Context: an optimization exercise on an open-source flow, tuned for small area, a short achievable clock period and few clock cycles per item. The choices shown serve that exercise and are no tape-out recipe.
The RTL was checked by simulation tests, not by an equivalence proof against the original design.
Not every run is shown, and edits may drop behaviour that the tests do not exercise.

Figure 1. Track usage over the die (run 1).
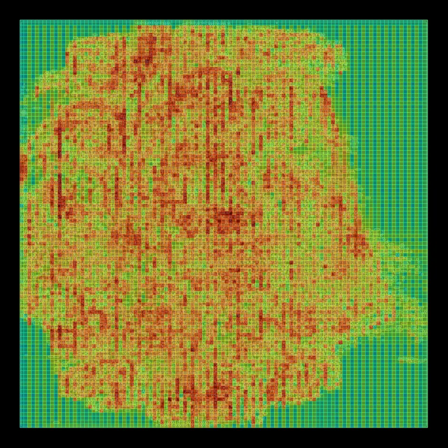
Figure 2. Sequential cells grouped by signal name (run 1).
Bar = 200 µm.
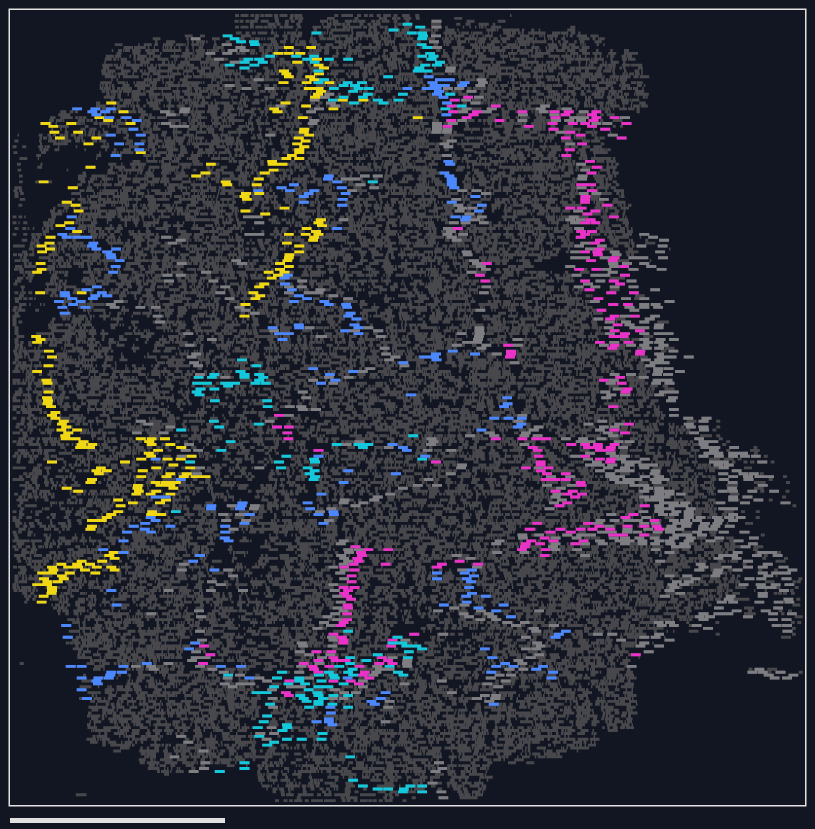
Figure 3. Close-up of the layout (run 1).
Bar = 20 µm. Window x 345 to 395, y 197 to 247 µm. Cells in grey, sequential cells in the stronger grey; small squares are vias.
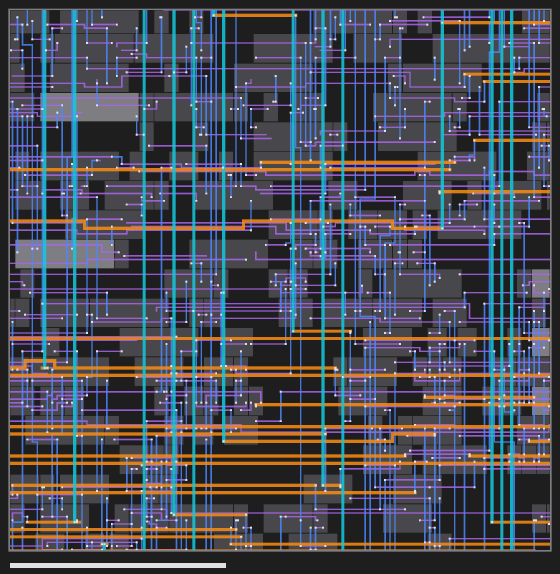
Figure 4. Cell classes on the final placement (run 1).
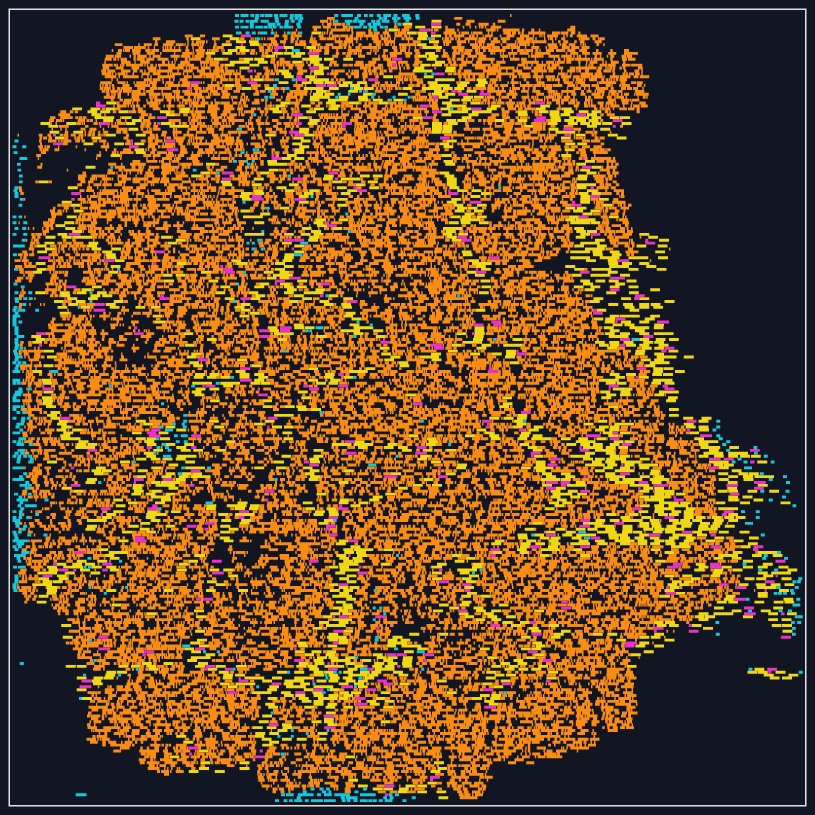
==> design/flow/design.v <==
module Trans_filter #(
    parameter WIDTH = 16,
    parameter ROWS = 4,
    parameter COLS = 4,
    parameter FRAC_WIDTH = 8
) (
    input clk,
    input rst_n,
    input enable,
    input [0:ROWS-2][0:COLS-2][WIDTH-1:0] kernel,   
    output logic [0:ROWS-1][0:COLS-1][WIDTH-1:0] F   
);
    localparam INT_WIDTH = WIDTH - FRAC_WIDTH;
    logic [0:3][0:2][WIDTH-1:0] G;
    assign G = {
        {16'h0100, 16'h0000, 16'h0000},   
        {16'h0080, 16'h0080, 16'h0080},   
        {16'h0080, 16'hFF80, 16'h0080},   
        {16'h0000, 16'h0000, 16'h0100}    
    };
    logic [0:2][0:3][WIDTH-1:0] G_T;
    assign G_T = {
        {16'h0100, 16'h0080, 16'h0080, 16'h0000},   
        {16'h0000, 16'h0080, 16'hFF80, 16'h0000},   
        {16'h0000, 16'h0080, 16'h0080, 16'h0100}    
    };
    logic signed [WIDTH-1:0] W_reg [0:ROWS-1][0:COLS-2];   
    logic enable_stage2;                                    
    logic signed [2*WIDTH-1:0] temp_stage1 [0:ROWS-1][0:COLS-2];
    logic signed [2*WIDTH-1:0] temp_stage2 [0:ROWS-1][0:COLS-1];
    always @(posedge clk or negedge rst_n) begin
        if (!rst_n) begin
            for (int i = 0; i < ROWS; i++) begin
                for (int j = 0; j < COLS-1; j++) begin
                    W_reg[i][j] <= '0;
                end
            end
            enable_stage2 <= '0;
        end
        else begin
            enable_stage2 <= enable;
            if (enable) begin
                for (int i = 0; i < 4; i++) begin
                    for (int j = 0; j < 3; j++) begin
                        temp_stage1[i][j] = $signed(G[i][0]) * $signed(kernel[0][j]) + 
                                          $signed(G[i][1]) * $signed(kernel[1][j]) + 
                                          $signed(G[i][2]) * $signed(kernel[2][j]);
                        W_reg[i][j] <= temp_stage1[i][j][WIDTH+FRAC_WIDTH-1:FRAC_WIDTH];
                    end
                end
            end
        end
    end
    always @(posedge clk or negedge rst_n) begin
        if (!rst_n) begin
            for (int i = 0; i < ROWS; i++) begin
                for (int j = 0; j < COLS; j++) begin
                    F[i][j] <= '0;
                end
            end
        end
        else if (enable_stage2) begin
            for (int i = 0; i < 4; i++) begin
                for (int j = 0; j < 4; j++) begin
                    temp_stage2[i][j] = $signed(W_reg[i][0]) * $signed(G_T[0][j]) + 
                                      $signed(W_reg[i][1]) * $signed(G_T[1][j]) + 
                                      $signed(W_reg[i][2]) * $signed(G_T[2][j]);
                    F[i][j] <= temp_stage2[i][j][WIDTH+FRAC_WIDTH-1:FRAC_WIDTH];
                end
            end
        end
    end
endmodule
module Trans_tail#(
    parameter width = 16 , parameter rows = 4 , parameter cols = 4
) (clk,rst_n,data_in,I);
    input clk,rst_n;
    input [0: rows-1][0: cols-1][width - 1:0] data_in;
    output logic [0: rows -1][0: cols-1][width - 1:0] I;
        logic  [0:rows-1][0:cols-1][width-1:0] B_T;
    assign B_T = {
            {16'sd1,16'sd0,-16'sd1,16'sd0},
            {16'sd0,16'sd1,16'sd1,16'sd0},
            {16'sd0,-16'sd1,16'sd1,16'sd0},
            {16'sd0,16'sd1,16'sd0,-16'sd1}
            };
        logic  [0:rows-1][0:cols-1][width-1:0] B;
    assign B = {
            {16'sd1,16'sd0,16'sd0,16'sd0},
            {16'sd0,16'sd1,-16'sd1,16'sd1},
            {-16'sd1,16'sd1,16'sd1,16'sd0},
            {16'sd0,16'sd0,16'sd0,-16'sd1}
            };
    logic signed [width-1:0] D_T [0:rows-1][0:cols-1] ;
    always @(posedge clk or negedge rst_n) begin
        if (!rst_n) begin
            for (int i=0; i<rows; i++) begin
                for (int j=0; j<cols; j++) begin 
                    D_T[i][j] <= 0;
                    I[i][j] <= 0;
                end
            end
        end else begin
            for (int i=0; i<rows; i++) begin
                for (int j=0; j<cols; j++) begin
                    D_T[i][j] <= B_T[i][0] * data_in[0][j] + B_T[i][1] * data_in[1][j] + B_T[i][2] * data_in[2][j] + B_T[i][3] * data_in[3][j];
                end
            end
            for (int i=0; i<rows; i++) begin
                for (int j=0; j<cols; j++) begin
                    I[i][j] <= D_T[i][0] * B[0][j] + D_T[i][1] * B[1][j] + D_T[i][2] * B[2][j] + D_T[i][3] * B[3][j];
                end
            end
        end
    end
endmodule
module Element_wise_mult #(
    parameter WIDTH = 16,
    parameter ROWS = 4,
    parameter COLS = 4,
    parameter FRAC_WIDTH = 8
)(
    input  clk,
    input  rst_n,
    input [0: ROWS-1][0: COLS-1][WIDTH-1:0] I,   
    input [0: ROWS-1][0: COLS-1][WIDTH-1:0] F,   
    output logic [0: ROWS-1][0: COLS-1][WIDTH-1:0] IF    
);
    logic [31:0] product [0:3][0:3];   
    always @(posedge clk or negedge rst_n) begin
        if (!rst_n) begin
            for (int i = 0; i < ROWS; i = i + 1) begin
                for (int j = 0; j < COLS; j = j + 1) begin
                    IF[i][j] <= 0;
                    product[i][j] <= 0;
                end
            end
        end else begin
            for (int i = 0; i < ROWS; i = i + 1) begin
                for (int j = 0; j < COLS; j = j + 1) begin
                    product[i][j] <= $signed(I[i][j]) * $signed(F[i][j]);
                    IF[i][j] <= product[i][j][WIDTH+FRAC_WIDTH-1:FRAC_WIDTH];
                end
            end
        end
    end
endmodule
module Trans_Y #(
    parameter width = 16 , parameter rows = 4 , parameter cols = 4, parameter FRAC_WIDTH = 8
) (clk,rst_n,IF,Y);
    input clk,rst_n;
    input [0: rows-1][0: cols-1][width - 1:0] IF;
    output logic [0: rows/2 -1][0: cols/2-1][width - 1:0] Y;
        logic  [0:1][0:3][width-1:0] A_T;
    assign A_T = {
            {16'sd1,16'sd1,16'sd1,16'sd0},
            {16'sd0,16'sd1,-16'sd1,-16'sd1}
            };
        logic  [0:3][0:1][width-1:0] A;
    assign A = {
            {16'sd1,16'sd0},
            {16'sd1,16'sd1},
            {16'sd1,-16'sd1},
            {16'sd0,-16'sd1}
            };
    logic signed [2*width-1:0] temp_stage1 [0:1][0:3];
    logic signed [width-1:0] IF_T [0:1][0:3] ; 
    logic signed [2*width-1:0] temp_stage2 [0:1][0:1];
    always @(posedge clk or negedge rst_n) begin
        if (!rst_n) begin
            for (int i=0; i<rows/2; i++) begin
                for (int j=0; j<cols/2; j++) begin 
                    temp_stage2[i][j] <= 0;
                    Y[i][j] <= 0;
                end
            end
            for (int i=0; i<rows/2; i++) begin
                for (int j=0; j<cols; j++) begin 
                    temp_stage1[i][j] <= 0;
                    IF_T[i][j] <= 0;
                end
            end
        end else begin
            for (int i=0; i<rows/2; i++) begin
                for (int j=0; j<cols; j++) begin
                    temp_stage1[i][j] <= $signed(A_T[i][0]) * $signed(IF[0][j]) + 
                                         $signed(A_T[i][1]) * $signed(IF[1][j]) + 
                                         $signed(A_T[i][2]) * $signed(IF[2][j]) + 
                                         $signed(A_T[i][3]) * $signed(IF[3][j]);
                    IF_T[i][j] <= temp_stage1[i][j][width-1:0];
                end
            end
            for (int i=0; i<rows/2; i++) begin
                for (int j=0; j<cols/2; j++) begin
                    temp_stage2[i][j] <= IF_T[i][0] * $signed(A[0][j]) +
                                         IF_T[i][1] * $signed(A[1][j]) +
                                         IF_T[i][2] * $signed(A[2][j]) +
                                         IF_T[i][3] * $signed(A[3][j]);
                    Y[i][j] <= temp_stage2[i][j][width-1:0];
                end
            end
        end
    end
endmodule
module winograd_tile (
    input  logic         clk,
    input  logic         rst_n,
    input  logic         in_valid,
    input  logic [255:0] tile,     
    input  logic [143:0] kernel,   
    output logic         in_ready,
    output logic         out_valid,
    output logic [63:0]  y         
);
    localparam LATENCY = 8;
    logic [0:3][0:3][15:0] d_arr;
    logic [0:2][0:2][15:0] g_arr;
    logic [0:3][0:3][15:0] F_arr;
    logic [0:3][0:3][15:0] I_arr;
    logic [0:3][0:3][15:0] IF_arr;
    logic [0:1][0:1][15:0] Y_arr;
    genvar i, j;
    generate
        for (i = 0; i < 4; i++) begin : g_d_r
            for (j = 0; j < 4; j++) begin : g_d_c
                assign d_arr[i][j] = tile[(4*i+j)*16 +: 16];
            end
        end
        for (i = 0; i < 3; i++) begin : g_g_r
            for (j = 0; j < 3; j++) begin : g_g_c
                assign g_arr[i][j] = kernel[(3*i+j)*16 +: 16];
            end
        end
        for (i = 0; i < 2; i++) begin : g_y_r
            for (j = 0; j < 2; j++) begin : g_y_c
                assign y[(2*i+j)*16 +: 16] = Y_arr[i][j];
            end
        end
    endgenerate
    Trans_filter u_filter (
        .clk(clk),
        .rst_n(rst_n),
        .enable(1'b1),
        .kernel(g_arr),
        .F(F_arr)
    );
    Trans_tail u_tail (
        .clk(clk),
        .rst_n(rst_n),
        .data_in(d_arr),
        .I(I_arr)
    );
    Element_wise_mult u_mult (
        .clk(clk),
        .rst_n(rst_n),
        .I(I_arr),
        .F(F_arr),
        .IF(IF_arr)
    );
    Trans_Y u_y (
        .clk(clk),
        .rst_n(rst_n),
        .IF(IF_arr),
        .Y(Y_arr)
    );
    logic [LATENCY-1:0] valid_pipe;
    always_ff @(posedge clk or negedge rst_n) begin
        if (!rst_n)
            valid_pipe <= '0;
        else
            valid_pipe <= {valid_pipe[LATENCY-2:0], in_valid};
    end
    assign in_ready  = 1'b1;
    assign out_valid = valid_pipe[LATENCY-1];
endmodule
==> design/flow/run.sh <==
#!/bin/bash
# synth_recipe.tcl (not shown) runs the flow's synth.tcl, then flattens the netlist and writes it again
# the make line also repeats each setting of config.mk as NAME=value (left out here)
make -C /OpenROAD-flow-scripts/flow DESIGN_CONFIG=/design/flow/config.mk WORK_HOME=/design/flow/orfs CLKGATE_MAP_FILE= SYNTH_SCRIPT=/design/flow/synth_recipe.tcl finish
==> design/flow/config.mk <==
export PLATFORM = sky130hd
export DESIGN_NAME = winograd_tile
export DESIGN_NICKNAME = winograd_tile
export VERILOG_FILES = /design/flow/design.v
export SDC_FILE = /design/flow/constraint.sdc
export NUM_CORES = 4
export LEC_CHECK = 0
export CAP_MARGIN = 20
export CORE_MARGIN = 2
export CORE_UTILIZATION = 40
export SLEW_MARGIN = 20
==> design/flow/constraint.sdc <==
create_clock -name core_clock -period 10.0 [get_ports {clk}]
set_input_delay 2.0000 -clock core_clock [delete_from_list [all_inputs] [get_ports {clk}]]
set_output_delay 2.0000 -clock core_clock [all_outputs]
set_load 0.01 [all_outputs]
==> out/summary.txt, run 1 <==
critical path type - flop to flop
row count - 270
Cell Area, Placed - 229700 µm²
most used cell, CP - fa_1
CP max stage cell - dfrtp_1
DP Cell Count - 29689
postcts setup bufs - 0
Pins Over Slew Limit - 0
Syn Inst Count - 22496
final setup fails - 0
crit path launch type - flop
final period utilization - 68.75%
async set-reset flop share out of synthesis - 100.0%
port bufs - 467
peak fanout along the critical path - 16
met1 WL - 293.6 mm
PnR worst setup slack - 3.125 ns
final worst path period need - 6.875 ns
delay-heaviest family, CP - adder cells
Root Driver - clkbuf_16
1st-iter DRT viols - 10619
H-tree levels - 4
Via density - 4.984
Boundary Pins - 469
Core Util, Final - 43.96%
core area - 540900 µm²
Vias - 150311
Rel. slew slack - 14.67%
Largest regs - u_filter.F (256), u_mult.IF (256), u_mult.product (256)
Seq cells post-synth - 1854
CTS tree - done
dpl ws - 3.157 ns
Initial Utilization - 40.16%
Area contributors post-synth - fa_1 (32%), dfrtp_1 (21%), ha_1 (12%)
Crit path buffers/inverters - 4
Setup crit end kind - flop
met3 wire len - 45.57 mm
mean post-synth cell area - 9.654 µm²
Area Overhead vs Synth - 9.485%
die area - 548900 µm²
cell area after layout - 237800 µm²
register area share after synthesis - 21.36%
post-synth top area share - 31.51%
met1 Resource Use GR - 34.00%
cell with the most instances after synthesis - inv_1
WL met2 - 302.3 mm
max incr delay on CP - 0.89 ns
Reg clk slew, reported paths - 0.07 ns
DRT Wirelength - 683.4 mm
RSZ-0062 raised after global routing - no
number of global-route vias before repair - 156052
# hold bufs at CTS - 0
status - complete, no violations
Die Wd - 740.9 µm
global-route wire length before repair - 1020 mm
YS warnings - 13
top cell types by occurrence after synthesis - inv_1 (5318), fa_1 (3418), nand2_1 (2116)
quantity of gates resized following cts - 0
Testbench counts for the RTL of run 1, summed over its fixed seeds: cycles 8,064, items 8,000.
## Picture notes: Figure 1
per-cell routed wire length: 22.66 µm
M2 GR Usage: 38.68%

## Picture notes: Figure 2
blue -> `u_tail.I`  # placed flops 249
magenta -> `u_mult.IF`  # placed flops 256
yellow -> `u_tail.D_T`  # placed flops 252
cyan -> `u_filter.W_reg`  # placed flops 192, where a vertical strip down the middle
not coloured = 905

## Picture notes: Figure 3
orange -> M3
purple -> M1
cyan -> M4
blue -> M2
most frequent = inv_1 (50), ha_1 (27), fa_1 (25)
cells with their middle in the window = 158
netlist names of flops here include = `u_mult.IF` (2)
sequential cells in the window = 2

## Picture notes: Figure 4
yellow -> sequential cells  # cells 1854
cyan -> remaining buffers and delay cells  # cells 591
magenta -> clock drivers and dummy loads  # cells 412
orange -> remaining logic cells  # cells 20036

[run 1: placed cells by master (no fill, tap or decap), drive strengths merged, types with 286 or more instances in the layout]
cell / Yosys / layout
o21ai: 435 / 435
fa: 3418 / 3418
inv: 5318 / 5345
dfrtp: 1854 / 1854
ha: 2006 / 2006
nor2: 905 / 905
xnor2: 1035 / 1035
and2: 1755 / 1755
clkbuf: 592 / 286
nand2: 2116 / 2116
a21oi: 522 / 522
xor2: 307 / 307
clkdlybuf4s50: 0 / 466
[run 1: cell type report]
| cell class | instances | area [µm²] | share of cell area [%] |
|---|---|---|---|
| diodes | 55 | 137.6 | 0.05788 |
| clock inverters | 126 | 1605 | 0.6751 |
| clock buffers | 286 | 6295 | 2.647 |
| multi-input cells | 14708 | 148600 | 62.48 |
| inverters | 5328 | 20000 | 8.411 |
| well taps | 7208 | 9019 | 3.793 |
| repair buffers | 591 | 5764 | 2.424 |
| flip-flops and latches | 1854 | 46400 | 19.51 |
[run 1: final timing paths]
| kind | startpoint | endpoint | slack [ns] | depth (start not counted) |
|---|---|---|---|---|
| hold reg to reg | u_mult.product[0][13]$_DFF_PN0_ | u_mult.IF[245]$_DFF_PN0_ | 0.34 | 0 |
| min in group asynchronous | rst_n | u_tail.I[202]$_DFF_PN0_ | 0.95 | 1 |
| hold / removal | u_mult.product[0][13]$_DFF_PN0_ | u_mult.IF[245]$_DFF_PN0_ | 0.34 | 0 |
| max in group asynchronous | rst_n | u_mult.IF[48]$_DFF_PN0_ | 6.70 | 3 |
| setup / recovery | u_tail.I[134]$_DFF_PN0_ | u_mult.product[7][23]$_DFF_PN0_ | 3.13 | 22 |
| setup reg to reg | u_tail.I[134]$_DFF_PN0_ | u_mult.product[7][23]$_DFF_PN0_ | 3.13 | 22 |
[run 1: kinds of logic (layout without fill, tap and decap cells)]
group                      count (synthesis)  count (layout)  share of synthesized area, %
adders and majority gates               5424            5424                         43.06
muxes                                    199             199                         1.025
AOI/OAI and AO/OA                       1837            1837                         5.497
xor gates and xnor gates                1342            1342                         5.412
other                                      1              57                      0.001727
buffers and inverters                   5935            6331                         10.26
DFF                                     1854            1854                         21.36
and+or+nand+nor                         5904            5904                         13.38
--- run 2: outline of the changes from run 1 ---
design/flow/design.v: 275 -> 4404 lines; modules unchanged: 0
  Trans_filter_w: new, 14 lines
  Trans_filter: edited, 73 -> 16 lines
  Trans_tail: edited, 43 -> 21 lines
  booth_mul_cs: new, 558 lines
  Trans_Y: edited, 57 -> 3723 lines
  winograd_tile: edited, 71 -> 72 lines
  removed: Element_wise_mult
==> module Trans_filter as of run 2 <==
module Trans_filter (
    input  [0:3][0:2][15:0] W,
    output [0:3][0:3][15:0] F
);
    genvar i;
    generate
        for (i = 0; i < 4; i++) begin : g_row
            wire signed [17:0] sp = $signed(W[i][0]) + $signed(W[i][1]) + $signed(W[i][2]);
            wire signed [17:0] sm = $signed(W[i][0]) - $signed(W[i][1]) + $signed(W[i][2]);
            assign F[i][0] = W[i][0];
            assign F[i][1] = sp[16:1];
            assign F[i][2] = sm[16:1];
            assign F[i][3] = W[i][2];
        end
    endgenerate
endmodule
==> module Trans_filter_w as of run 2 <==
module Trans_filter_w (
    input  [0:2][0:2][15:0] g,
    output [0:1][0:2][15:0] w      
);
    genvar j;
    generate
        for (j = 0; j < 3; j++) begin : g_col
            wire signed [17:0] sp = $signed(g[0][j]) + $signed(g[1][j]) + $signed(g[2][j]);
            wire signed [17:0] sm = $signed(g[0][j]) - $signed(g[1][j]) + $signed(g[2][j]);
            assign w[0][j] = sp[16:1];
            assign w[1][j] = sm[16:1];
        end
    endgenerate
endmodule
==> module Trans_tail as of run 2 <==
module Trans_tail (
    input  [0:3][0:3][15:0] d,
    output [0:3][0:3][15:0] I
);
    logic [0:3][0:3][15:0] D;
    genvar j, i;
    generate
        for (j = 0; j < 4; j++) begin : g_col
            assign D[0][j] = d[0][j] - d[2][j];
            assign D[1][j] = d[1][j] + d[2][j];
            assign D[2][j] = d[2][j] - d[1][j];
            assign D[3][j] = d[1][j] - d[3][j];
        end
        for (i = 0; i < 4; i++) begin : g_row
            assign I[i][0] = D[i][0] - D[i][2];
            assign I[i][1] = D[i][1] + D[i][2];
            assign I[i][2] = D[i][2] - D[i][1];
            assign I[i][3] = D[i][1] - D[i][3];
        end
    endgenerate
endmodule
==> module winograd_tile as of run 2 <==
module winograd_tile (
    input  logic         clk,
    input  logic         rst_n,
    input  logic         in_valid,
    input  logic [255:0] tile,     
    input  logic [143:0] kernel,   
    output logic         in_ready,
    output logic         out_valid,
    output logic [63:0]  y         
);
    logic [0:3][0:3][15:0] d_arr;
    logic [0:2][0:2][15:0] g_arr;
    logic [0:1][0:1][15:0] y_c, y_r;
    genvar i, j;
    generate
        for (i = 0; i < 4; i++) begin : g_d_r
            for (j = 0; j < 4; j++) begin : g_d_c
                assign d_arr[i][j] = tile[(4*i+j)*16 +: 16];
            end
        end
        for (i = 0; i < 3; i++) begin : g_g_r
            for (j = 0; j < 3; j++) begin : g_g_c
                assign g_arr[i][j] = kernel[(3*i+j)*16 +: 16];
            end
        end
        for (i = 0; i < 2; i++) begin : g_y_r
            for (j = 0; j < 2; j++) begin : g_y_c
                assign y[(2*i+j)*16 +: 16] = y_r[i][j];
            end
        end
    endgenerate
    logic [0:3][0:3][15:0] I_c;
    logic [0:1][0:2][15:0] w_c;
    Trans_tail u_tail (.d(d_arr), .I(I_c));
    Trans_filter_w u_fw (.g(g_arr), .w(w_c));
    logic [0:3][0:3][15:0] I_r;
    logic [0:3][0:2][15:0] W_r;
    always_ff @(posedge clk) begin
        I_r <= I_c;
        W_r <= {g_arr[0], w_c[0], w_c[1], g_arr[2]};
    end
    logic [0:3][0:3][15:0] F_c;
    Trans_filter u_f (.W(W_r), .F(F_c));
    logic [0:3][0:3][15:0] ms_c, mc_c;
    logic [0:3][0:3]       mcin_c;
    generate
        for (i = 0; i < 4; i++) begin : g_mr
            for (j = 0; j < 4; j++) begin : g_mc
                booth_mul_cs u_mul (
                    .a(F_c[i][j]), .b(I_r[i][j]),
                    .s(ms_c[i][j]), .c(mc_c[i][j]), .cin(mcin_c[i][j])
                );
            end
        end
    endgenerate
    logic [0:3][0:3][15:0] ms_r, mc_r;
    logic [0:3][0:3]       mcin_r;
    always_ff @(posedge clk) begin
        ms_r   <= ms_c;
        mc_r   <= mc_c;
        mcin_r <= mcin_c;
    end
    Trans_Y u_y (.ms(ms_r), .mc(mc_r), .mcin(mcin_r), .y(y_c));
    always_ff @(posedge clk) y_r <= y_c;
    logic [2:0] vp;
    always_ff @(posedge clk or negedge rst_n) begin
        if (!rst_n) vp <= '0;
        else        vp <= {vp[1:0], in_valid};
    end
    assign in_ready  = 1'b1;
    assign out_valid = vp[2];
endmodule
--- a/design/flow/config.mk
+++ b/design/flow/config.mk
@@ -6,6 +6,7 @@
 export NUM_CORES = 4
 export LEC_CHECK = 0
+export ABC_AREA = 1
 export CAP_MARGIN = 20
 export CORE_MARGIN = 2
-export CORE_UTILIZATION = 40
+export CORE_UTILIZATION = 50
 export SLEW_MARGIN = 20
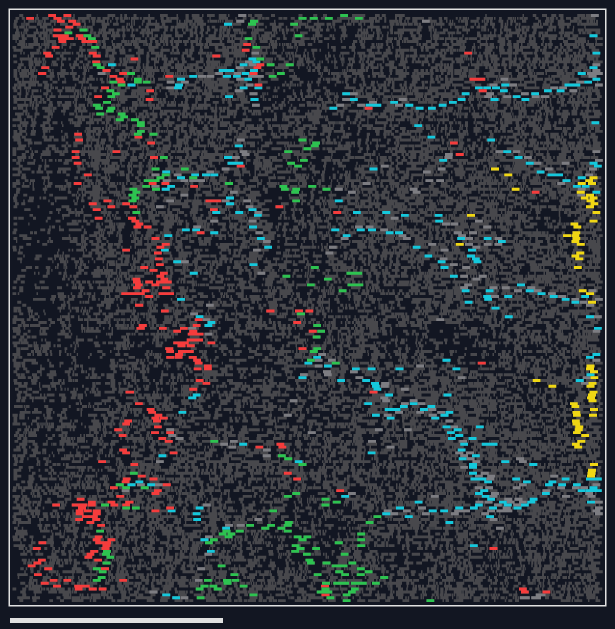
Figure 5: run 2, sequential cells grouped by signal name.
Bar = 200 µm.
red -> `I_r`  # placed flops 252
green -> `W_r`  # placed flops 192
yellow -> `y_r`  # placed flops 64, where east
cyan -> `ms_r`  # placed flops 256, where widely spread
not coloured = 275

==> run 2 against run 1 <==
  * Wire length is 3.4% lower
  * Sequential share of layout area fell by 7.1 points
  * Setup slack better by 0.21 ns
  * Via count is 15% lower
  * Synthesized area shrank 29%
  * Register-to-register slack better by 0.21 ns
  * Highest routed layer unchanged
==> out/summary.txt, run 2 <==
layout cells sized above 1 - 4.122%
Pins Over Slew Limit - 0
Area contributors post-synth - fa_1 (30%), dfxtp_1 (13%), xor2_1 (12%)
CP arrival - 7.41 ns
Clock Sinks - 1039
cell area after layout - 168100 µm²
TritonRoute pass-1 iters - 7
post-DP HPWL - 568.6 mm
YS warnings - 1
largest net degree at the start of global routing - 29
gr usage total - 42.17%
# hold bufs at CTS - 0
quantity of gates resized following cts - 0
Syn Inst Count - 18207
Cell Area, Placed - 162800 µm²
postcts setup bufs - 0
drc violations - 0
1st-iter DRT viols - 13683
ANT nets after route - 0
Seq cells post-synth - 1039
async set-reset flop share out of synthesis - 0.2887%
die height - 558.7 µm
Root Driver - clkbuf_16
cell with the most instances after synthesis - inv_1
Worst Path Required - 10.75 ns
Slew @ Worst Pin - 1.198 ns
delay-heaviest family, CP - adder cells
Fill cells - 29325
number of global-route vias before repair - 127436
Die Wd - 558.7 µm
Synth Flop Type - dfxtp_1
TritonCTS Buffers - 142
die area - 312100 µm²
DRT Wirelength - 660.3 mm
Simple-Gate Fraction of Synth Area - 8.203%
final setup fails - 0
row count - 203
cell taking the most area after synthesis - fa_1
top cell types by occurrence after synthesis - inv_1 (4215), fa_1 (2268), xor2_1 (2167)
Hold Vio Cnt, Final - 0
Worst-Skew Late Latency - 0.89 ns
max-cap viol count - 0
core area - 306100 µm²
per-cell routed wire length - 29.14 µm
Layout Cells excl Fill - 22662
mean post-synth cell area - 8.449 µm²
most used cell, CP - fa_1
RSZ-0062 raised after global routing - no
largest family of logic cells by synthesized area - adder cells
Setup TNS - 0 ns
Via density - 5.666
Compound-Gate Fraction of Synth Area - 12.48%
critical path type - flop to flop
grt total ovfl - 0
Syn Std Cell Area - 153800 µm²
nets@finish - 22302
Netlist cell types - 63
Vias - 128398
Post-Synth Adder-Cell Area - 39.53%
XOR/XNOR Fraction of Synth Area - 13.67%
R2R Setup Slk - 3.33 ns
register area share after synthesis - 13.53%
Hold Crit Class - flop to flop
CP max stage cell - fa_1
status - complete, no violations
Reg clk slew, reported paths - 0.07 ns
post-synthesis mux area share - 0.006507%
CTS tree - done
peak fanout along the critical path - 3
global-route wire length before repair - 926.4 mm
Rel. slew slack - 20.13%
Crit path buffers/inverters - 2
final worst path period need - 6.666 ns
Post-synth EDFFs - 0
Final GP Congestion - 1.074
most common cell after layout, fill and taps aside - inv_1
port bufs - 467
Setup crit end kind - flop
maximum clock insertion buffer count - 4
Largest regs - mc_r (256), ms_r (256), I_r (252)
max incr delay on CP - 1.08 ns
Max Clock Freq - 150.0 MHz
antenna violations before repair - 83
H-tree levels - 4
Final Skew - 0.06872 ns
crit path launch type - flop
most frequent cells in the layout - inv_1 (4215), fa_1 (2268), xor2_1 (2158), nand2_1 (1891), o22ai_1 (1524)
post-synth top area share - 29.51%
Boundary Pins - 469
Area Overhead vs Synth - 9.248%
final period utilization - 66.66%
worst-path cell chain - fa_1 -> inv_1 -> fa_1 -> inv_1 -> fa_1 -> fa_1 -> fa_1 -> fa_1 -> fa_1 -> fa_1 -> nand3_1 -> nand2_1 -> a21boi_0 -> o21ai_0 -> nand2_1 -> nand2_1 -> a21oi_1 -> o21ai_0 -> xor2_1
DP Cell Count - 22356
Initial Utilization - 50.26%
Testbench counts for the RTL of run 2, summed over its fixed seeds: cycles 8,024, items 8,000.
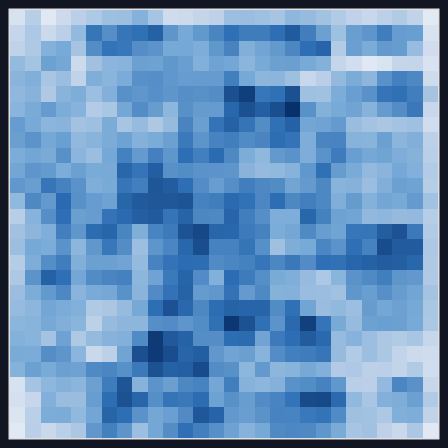
Figure 6: run 2, wire density map.
28 x 28 tiles, from white (low) to dark blue (high), scaled to the fullest tile. Values are wire area over tile area, all layers added.
tiles over half the peak = 59%
mean over tiles = 0.38
fullest tile = 0.69

run 2: cell count changes after synthesis, moves of 225 or more:
cell / before / now
nand2_1: 2116 / 1891
dfxtp_1: 0 / 1036
o22ai_1: 5 / 1524
dfrtp_1: 1854 / 3
ha_1: 2006 / 1231
xor2_1: 307 / 2167
xnor2_1: 1035 / 209
and2_1: 1753 / 13
inv_1: 5318 / 4215
nor2_1: 905 / 567
fa_1: 3418 / 2268
run 2: metal layers:
layer | GRT usage, % | vias up | part of all wire [%]
li1 | - | 57269 | -
met1 | 53.54 | 63178 | 39
met2 | 60.19 | 6593 | 41
met3 | 13.69 | 1302 | 12
met4 | 30.15 | 56 | 8.8
met5 | 0 | - | 0.056
run 2: cells by family (layout without fill, tap and decap cells):
| group | after synthesis | in the layout |
|---|---|---|
| simple gates | 3066 | 3066 |
| xor+xnor | 2389 | 2389 |
| flops | 1039 | 1039 |
| compound gates | 3174 | 3174 |
| mux | 1 | 1 |
| fa+ha+maj | 3499 | 3499 |
| buf+inv | 5038 | 5340 |
| other cells | 1 | 54 |
run 2: stage by stage:
step,setup WS (ns),util [%],hold WS (ns)
after floorplan,4.290,-,0.3312
after global placement,3.277,53.20,0.3324
after detailed placement,3.290,53.21,0.3371
after CTS,3.436,54.86,0.3526
after global routing,3.133,54.88,0.3737
final,3.334,54.91,0.3515
run 2: final cells by class:
class | instances | area (µm²) | share of cell area (%)
clock inverters | 68 | 987.2 | 0.5874
diodes | 53 | 132.6 | 0.07891
clock buffers | 185 | 4073 | 2.423
flip-flops and latches | 1039 | 20820 | 12.39
well taps | 4100 | 5130 | 3.052
repair buffers | 746 | 6769 | 4.028
inverters | 4341 | 16310 | 9.703
multi-input cells | 12130 | 113800 | 67.74
run 2: worst paths after layout:
path / from / endpoint / cells after the start
max: mc_r[176]$_DFF_P_ / y_r[28]$_DFF_P_ / 19
min: vp[0]$_DFF_PN0_ / vp[1]$_DFF_PN0_ / 0
max reg2reg: mc_r[176]$_DFF_P_ / y_r[28]$_DFF_P_ / 19
min reg2reg: vp[0]$_DFF_PN0_ / vp[1]$_DFF_PN0_ / 0
max in group asynchronous: rst_n / vp[2]$_DFF_PN0_ / 1
min in group asynchronous: rst_n / vp[0]$_DFF_PN0_ / 1

[static timing again, ports no longer ideal]
Ports are ideal in the flow. The routed layouts listed here were re-timed in OpenROAD. Step 1: set_driving_cell puts a clkbuf_16 on clk and a buf_2 on each other input, an assumption about the parent block. Step 2 also shifts input and output timing later by t, the mid clock arrival at the registers, as if the neighbouring blocks saw the same clock. Three values: no drivers, after step 1, after step 2; two values: the first two.
run | t (ns) | slack for setup (ns) | pins driven straight from the clock port
run 1 | 1.042 | 3.125 / 3.125 / 3.125 | 1
run 2 | 0.979 | 3.334 / 3.334 / 3.276 | 1
After both steps setup and hold are still met in every run listed. For run 2, which loses most, drivers alone change the setup slack by 0.000 ns; drivers and shift together by -0.058 ns.
